Context: an optimization exercise on an open-source flow, tuned for small area. The choices shown serve that exercise and are no tape-out recipe. In this exercise RTL edits were held to simulation tests only and were not proved equivalent to the original.

**flow/design.v**
```verilog
module Mul(
  input         clock,
  input         reset,
  input         io_mulValid,
  input  [31:0] io_multiplicand,
  input  [31:0] io_multiplier,
  output        io_outValid,
  output [31:0] io_resultLow
);
  reg  _T;  
  wire [63:0] _T_1 = io_multiplicand * io_multiplier;  
  reg [63:0] _T_2;  
  assign io_outValid = _T;  
  assign io_resultLow = _T_2[31:0];  
  always @(posedge clock) begin
    if (reset) begin
      _T <= 1'h0;
    end else begin
      _T <= io_mulValid;
    end
    if (reset) begin
      _T_2 <= 64'h0;
    end else begin
      _T_2 <= _T_1;
    end
  end
endmodule
module Acc(
  input         clock,
  input         reset,
  input  [7:0]  io_iniVal,
  input  [7:0]  io_counter,
  input  [32:0] io_inputVal,
  output [32:0] io_outputVal
);
  wire  valid = io_inputVal[32];  
  wire [31:0] inVal = io_inputVal[31:0];  
  reg [7:0] accCntReg;  
  wire  cntFinish = accCntReg == io_counter;  
  wire [7:0] _T_3 = accCntReg + 8'h1;  
  wire  _T_5 = valid | cntFinish;  
  wire  _T_6 = accCntReg == 8'h0;  
  wire  _T_7 = cntFinish | _T_6;  
  wire [31:0] _GEN_2 = {{24'd0}, io_iniVal};  
  wire [31:0] _T_9 = inVal + _GEN_2;  
  reg [31:0] accValReg;  
  wire [31:0] _T_11 = inVal + accValReg;  
  wire [31:0] _T_15 = cntFinish ? accValReg : 32'h0;  
  assign io_outputVal = {cntFinish,_T_15};  
  always @(posedge clock) begin
    if (reset) begin
      accCntReg <= 8'h0;
    end else if (_T_5) begin
      if (cntFinish) begin
        accCntReg <= {{7'd0}, valid};
      end else begin
        accCntReg <= _T_3;
      end
    end
    if (reset) begin
      accValReg <= 32'h0;
    end else if (_T_5) begin
      if (valid) begin
        if (_T_7) begin
          accValReg <= _T_9;
        end else begin
          accValReg <= _T_11;
        end
      end else begin
        accValReg <= 32'h0;
      end
    end
  end
endmodule
module ALU0(
  input         clock,
  input         reset,
  input  [20:0] io_cfg,
  input  [32:0] io_inputs_0,
  input  [32:0] io_inputs_1,
  output [32:0] io_outputs_0
);
  wire  Mul_clock;  
  wire  Mul_reset;  
  wire  Mul_io_mulValid;  
  wire [31:0] Mul_io_multiplicand;  
  wire [31:0] Mul_io_multiplier;  
  wire  Mul_io_outValid;  
  wire [31:0] Mul_io_resultLow;  
  wire  Acc_clock;  
  wire  Acc_reset;  
  wire [7:0] Acc_io_iniVal;  
  wire [7:0] Acc_io_counter;  
  wire [32:0] Acc_io_inputVal;  
  wire [32:0] Acc_io_outputVal;  
  reg [32:0] inputsWire_0;  
  reg [32:0] inputsWire_1;  
  wire  _T_2 = inputsWire_0[32] & inputsWire_1[32];  
  wire  _T_18 = 5'h1 == io_cfg[4:0];  
  wire  _T_19 = _T_18 & _T_2;  
  wire  _T_20 = 5'h2 == io_cfg[4:0];  
  wire  _T_21 = _T_20 ? _T_2 : _T_19;  
  wire  _T_22 = 5'h3 == io_cfg[4:0];  
  wire  _T_23 = _T_22 ? _T_2 : _T_21;  
  wire  _T_24 = 5'h6 == io_cfg[4:0];  
  wire  _T_25 = _T_24 ? _T_2 : _T_23;  
  wire  _T_26 = 5'h7 == io_cfg[4:0];  
  wire  _T_27 = _T_26 ? _T_2 : _T_25;  
  wire  _T_28 = 5'hf == io_cfg[4:0];  
  wire  _T_29 = _T_28 ? inputsWire_0[32] : _T_27;  
  wire  _T_30 = 5'h10 == io_cfg[4:0];  
  wire  en = _T_30 ? inputsWire_0[32] : _T_29;  
  wire  _T_32 = ~io_inputs_0[32];  
  wire  _T_33 = en & _T_32;  
  wire  _T_35 = _T_33 | reset;  
  wire  _T_39 = ~io_inputs_1[32];  
  wire  _T_40 = en & _T_39;  
  wire  _T_42 = _T_40 | reset;  
  wire [31:0] _T_48 = inputsWire_0[31:0] + inputsWire_1[31:0];  
  wire [32:0] _T_49 = {en,_T_48};  
  wire [31:0] _T_53 = inputsWire_0[31:0] - inputsWire_1[31:0];  
  wire [32:0] _T_54 = {en,_T_53};  
  wire  _T_56 = io_cfg[4:0] == 5'h3;  
  wire [32:0] _T_60 = {Mul_io_outValid,Mul_io_resultLow};  
  wire [31:0] _T_63 = inputsWire_0[31:0] | inputsWire_1[31:0];  
  wire [32:0] _T_64 = {en,_T_63};  
  wire [31:0] _T_67 = inputsWire_0[31:0] ^ inputsWire_1[31:0];  
  wire [32:0] _T_68 = {en,_T_67};  
  reg [32:0] _T_71;  
  wire [32:0] _T_74 = _T_18 ? _T_49 : 33'h0;  
  wire [32:0] _T_76 = _T_20 ? _T_54 : _T_74;  
  wire [32:0] _T_78 = _T_22 ? _T_60 : _T_76;  
  wire [32:0] _T_80 = _T_24 ? _T_64 : _T_78;  
  wire [32:0] _T_82 = _T_26 ? _T_68 : _T_80;  
  wire [32:0] _T_84 = _T_28 ? inputsWire_0 : _T_82;  
  Mul Mul (  
    .clock(Mul_clock),
    .reset(Mul_reset),
    .io_mulValid(Mul_io_mulValid),
    .io_multiplicand(Mul_io_multiplicand),
    .io_multiplier(Mul_io_multiplier),
    .io_outValid(Mul_io_outValid),
    .io_resultLow(Mul_io_resultLow)
  );
  Acc Acc (  
    .clock(Acc_clock),
    .reset(Acc_reset),
    .io_iniVal(Acc_io_iniVal),
    .io_counter(Acc_io_counter),
    .io_inputVal(Acc_io_inputVal),
    .io_outputVal(Acc_io_outputVal)
  );
  assign io_outputs_0 = _T_30 ? Acc_io_outputVal : _T_84;  
  assign Mul_clock = clock;
  assign Mul_reset = reset;
  assign Mul_io_mulValid = en & _T_56;  
  assign Mul_io_multiplicand = inputsWire_0[31:0];  
  assign Mul_io_multiplier = inputsWire_1[31:0];  
  assign Acc_clock = clock;
  assign Acc_reset = reset;
  assign Acc_io_iniVal = io_cfg[20:13];  
  assign Acc_io_counter = io_cfg[12:5];  
  assign Acc_io_inputVal = _T_71;  
  always @(posedge clock) begin
    if (_T_35) begin
      inputsWire_0 <= 33'h0;
    end else if (io_inputs_0[32]) begin
      inputsWire_0 <= io_inputs_0;
    end
    if (_T_42) begin
      inputsWire_1 <= 33'h0;
    end else if (io_inputs_1[32]) begin
      inputsWire_1 <= io_inputs_1;
    end
    if (reset) begin
      _T_71 <= 33'h0;
    end else begin
      _T_71 <= io_inputs_0;
    end
  end
endmodule
module CfgMem(
  input         clock,
  input         reset,
  input         io_cfgEn,
  input  [31:0] io_cfgData,
  output [20:0] io_cfgOut
);
  reg [31:0] outWire_0;  
  assign io_cfgOut = outWire_0[20:0];  
  always @(posedge clock) begin
    if (reset) begin
      outWire_0 <= 32'h0;
    end else if (io_cfgEn) begin
      outWire_0 <= io_cfgData;
    end
  end
endmodule
module PE0(
  input         clock,
  input         reset,
  input         io_cfgEn,
  input  [31:0] io_cfgData,
  input  [32:0] io_inputs_0,
  input  [32:0] io_inputs_1,
  output [32:0] io_outputs_0
);
  wire  ALU0_clock;  
  wire  ALU0_reset;  
  wire [20:0] ALU0_io_cfg;  
  wire [32:0] ALU0_io_inputs_0;  
  wire [32:0] ALU0_io_inputs_1;  
  wire [32:0] ALU0_io_outputs_0;  
  wire  CfgMem_clock;  
  wire  CfgMem_reset;  
  wire  CfgMem_io_cfgEn;  
  wire [31:0] CfgMem_io_cfgData;  
  wire [20:0] CfgMem_io_cfgOut;  
  ALU0 ALU0 (  
    .clock(ALU0_clock),
    .reset(ALU0_reset),
    .io_cfg(ALU0_io_cfg),
    .io_inputs_0(ALU0_io_inputs_0),
    .io_inputs_1(ALU0_io_inputs_1),
    .io_outputs_0(ALU0_io_outputs_0)
  );
  CfgMem CfgMem (  
    .clock(CfgMem_clock),
    .reset(CfgMem_reset),
    .io_cfgEn(CfgMem_io_cfgEn),
    .io_cfgData(CfgMem_io_cfgData),
    .io_cfgOut(CfgMem_io_cfgOut)
  );
  assign io_outputs_0 = ALU0_io_outputs_0;  
  assign ALU0_clock = clock;
  assign ALU0_reset = reset;
  assign ALU0_io_cfg = CfgMem_io_cfgOut;  
  assign ALU0_io_inputs_0 = io_inputs_0;  
  assign ALU0_io_inputs_1 = io_inputs_1;  
  assign CfgMem_clock = clock;
  assign CfgMem_reset = reset;
  assign CfgMem_io_cfgEn = io_cfgEn;  
  assign CfgMem_io_cfgData = io_cfgData;  
endmodule
```
**flow/run.sh**
```bash
#!/bin/bash
# synth_recipe.tcl (not shown) runs the flow's synth.tcl, then flattens the netlist and writes it again
# the make line also repeats each setting of config.mk as NAME=value (left out here)
make -C /OpenROAD-flow-scripts/flow DESIGN_CONFIG=/design/flow/config.mk WORK_HOME=/design/flow/orfs CLKGATE_MAP_FILE= SYNTH_SCRIPT=/design/flow/synth_recipe.tcl finish
```
**flow/config.mk**
```make
export PLATFORM = sky130hd
export DESIGN_NAME = PE0
export DESIGN_NICKNAME = PE0
export VERILOG_FILES = /design/flow/design.v
export SDC_FILE = /design/flow/constraint.sdc
export NUM_CORES = 8
export LEC_CHECK = 0
export CAP_MARGIN = 20
export CORE_MARGIN = 2
export CORE_UTILIZATION = 40
export SLEW_MARGIN = 20
```
**flow/constraint.sdc**
```tcl
create_clock -name core_clock -period 10.0 [get_ports {clock}]
set_input_delay 2.0000 -clock core_clock [delete_from_list [all_inputs] [get_ports {clock}]]
set_output_delay 2.0000 -clock core_clock [all_outputs]
set_load 0.01 [all_outputs]
```
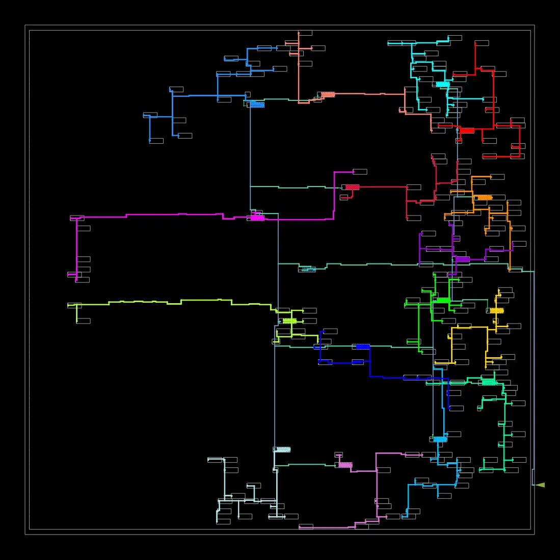
Figure 1: the clock tree on the layout.
CTS buffer count: 17
final sequential cell count: 193
H-tree levels: 4

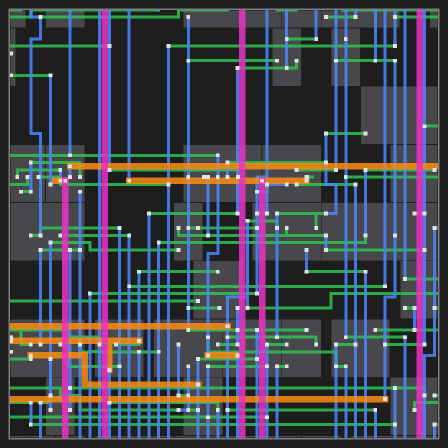
Figure 2: layout detail.
Region (192, 57) to (212, 77) µm. Cells in gray, sequential cells in the stronger gray; small squares are vias.
[magenta] met4
[green] met1
[orange] met3
[blue] met2
cells with their middle in the window: 19
sequential cells in the window: 0

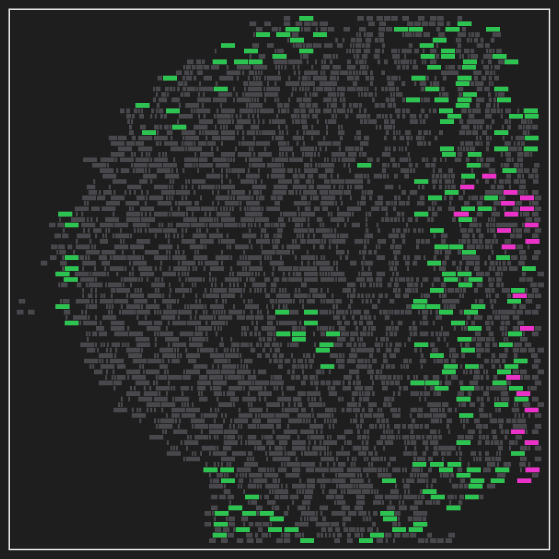
Figure 3: flops by top-level scope.
Drawn at 2 px/µm. Other cells in gray.
[magenta] CfgMem | flops: 21
[green] ALU0 | flops: 172

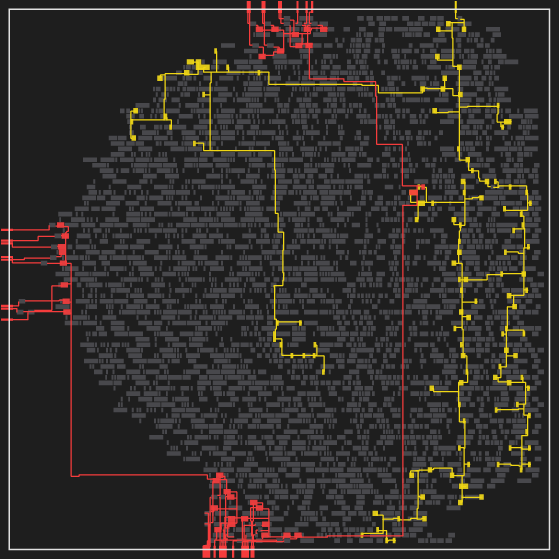
Figure 4: I/O nets highlighted.
Drawn at 2 px/µm.
[yellow] reset | bits: 1 | direction: input | edge: top | end cells: 122 | buffers: 2 | wire: 1480 µm
[red] io_inputs_1 | bits: 33 | direction: input | edge: 16 bottom, 9 top, 8 left | end cells: 34 | buffers: 34 | wire: 1500 µm

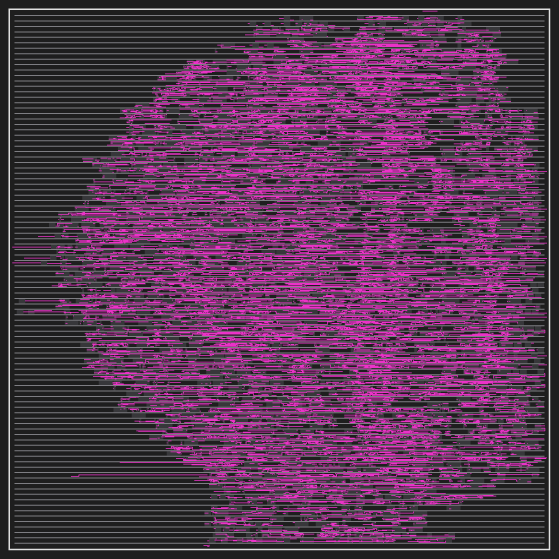
Figure 5: signal wires on met1.
Drawn at 2 px/µm. Supply wires on this layer in gray. Cells faint in the background.
nets with wire on the layer: 3772
main direction: horizontal
share of all routed wire: 41%

==> layout by cell type, fill, tap and decap left out, types with 37 or more instances in the layout <==
| cell type | netlist | routed |
|---|---|---|
| clkdlybuf4s50_1 | 0 | 119 |
| mux2i_1 | 104 | 104 |
| nor2b_1 | 47 | 47 |
| o21ai_0 | 81 | 81 |
| nand3_1 | 37 | 37 |
| a21o_1 | 38 | 38 |
| ha_1 | 250 | 250 |
| nor2_1 | 582 | 579 |
| dfxtp_1 | 193 | 192 |
| a21oi_1 | 149 | 148 |
| inv_1 | 478 | 478 |
| fa_1 | 411 | 411 |
| xnor2_1 | 82 | 82 |
| buf_4 | 1 | 71 |
| nand2_1 | 298 | 298 |
| xor2_1 | 43 | 43 |
==> logic make-up (layout without fill, tap and decap cells) <==
kind of cell / after synthesis / after routing / share of synthesized area (%)
and+or+nand+nor: 1090 / 1090 / 16.30
buffers and inverters: 668 / 719 / 8.995
adders and majority gates: 661 / 661 / 40.32
AOI/OAI and AO/OA: 530 / 530 / 12.69
DFF: 193 / 193 / 13.72
xor gates and xnor gates: 125 / 125 / 3.887
muxes: 114 / 114 / 4.096
other: 0 / 1 / 0
==> flow_summary.json <==
{
  "status": "timing/DRC/antenna clean",
  "reg_top3": "ALU0._T_71: 33 flops, ALU0.inputsWire_0: 33 flops, ALU0.inputsWire_1: 33 flops",
  "postLayoutCellArea_um2": 31020,
  "grt_pass1_vias": 24397,
  "num_io_pins": 134,
  "routed_wl_um": 98230,
  "power_clock_w": 0.000745,
  "cp.arrival_ns": 8.80,
  "synth_seq_area_share_pct": 13.72,
  "seqCellArea_um2": 3865,
  "postCtsSetupRepairBufs": 0,
  "grt_max_degree": 79,
  "wl_met3_um": 7888,
  "fin_crit_sh_pct": 84.21,
  "cp_data_required_time_ns": 10.38,
  "synthCells": 3381,
  "timing.final.crit_period_ns": 8.421,
  "cts-resized-gates": 0,
  "largest_cell_class": "multi-input gates",
  "synthDominantCellAreaShare_pct": 29.21,
  "via_count": 24134,
  "critPathLaunch": "ALU0.inputsWire_0[6]$_SDFFE_PP0P_",
  "buffer_area_share_pct": 5.590,
  "drive_gt1_share_pct": 4.516,
  "synth_cell_types": 94,
  "top_layer": "met4",
  "gr-max-usage-layer": "met2",
  "stdcell_count": 4373
}

## static timing again, ports no longer ideal
In the flow no input, the clock included, has a driving cell. The finished layout below was timed again as built, in two steps.
Step 1, drivers: a clkbuf_16 drives clock and a buf_2 each remaining input, both assumed.
Step 2, shift: input delay + t, output delay - t, t = (earliest + latest rising clock arrival at the registers) / 2. This alone moves slack from input paths to output paths.
Three values: ideal ports, drivers, drivers and shift; two values: the first two.
t (ns): 0.569
setup WS [ns]: 1.579 / 1.579 / 1.579
hold WS [ns]: 0.484 / 0.484 / 0.484
worst register clock-pin slew, ns: 0.09 / 0.09
worst slew at a driven data input, ns: 0.05
After both steps setup and hold are still met in this run. For this run, drivers alone change the setup slack by 0.000 ns; drivers and shift together by 0.000 ns.
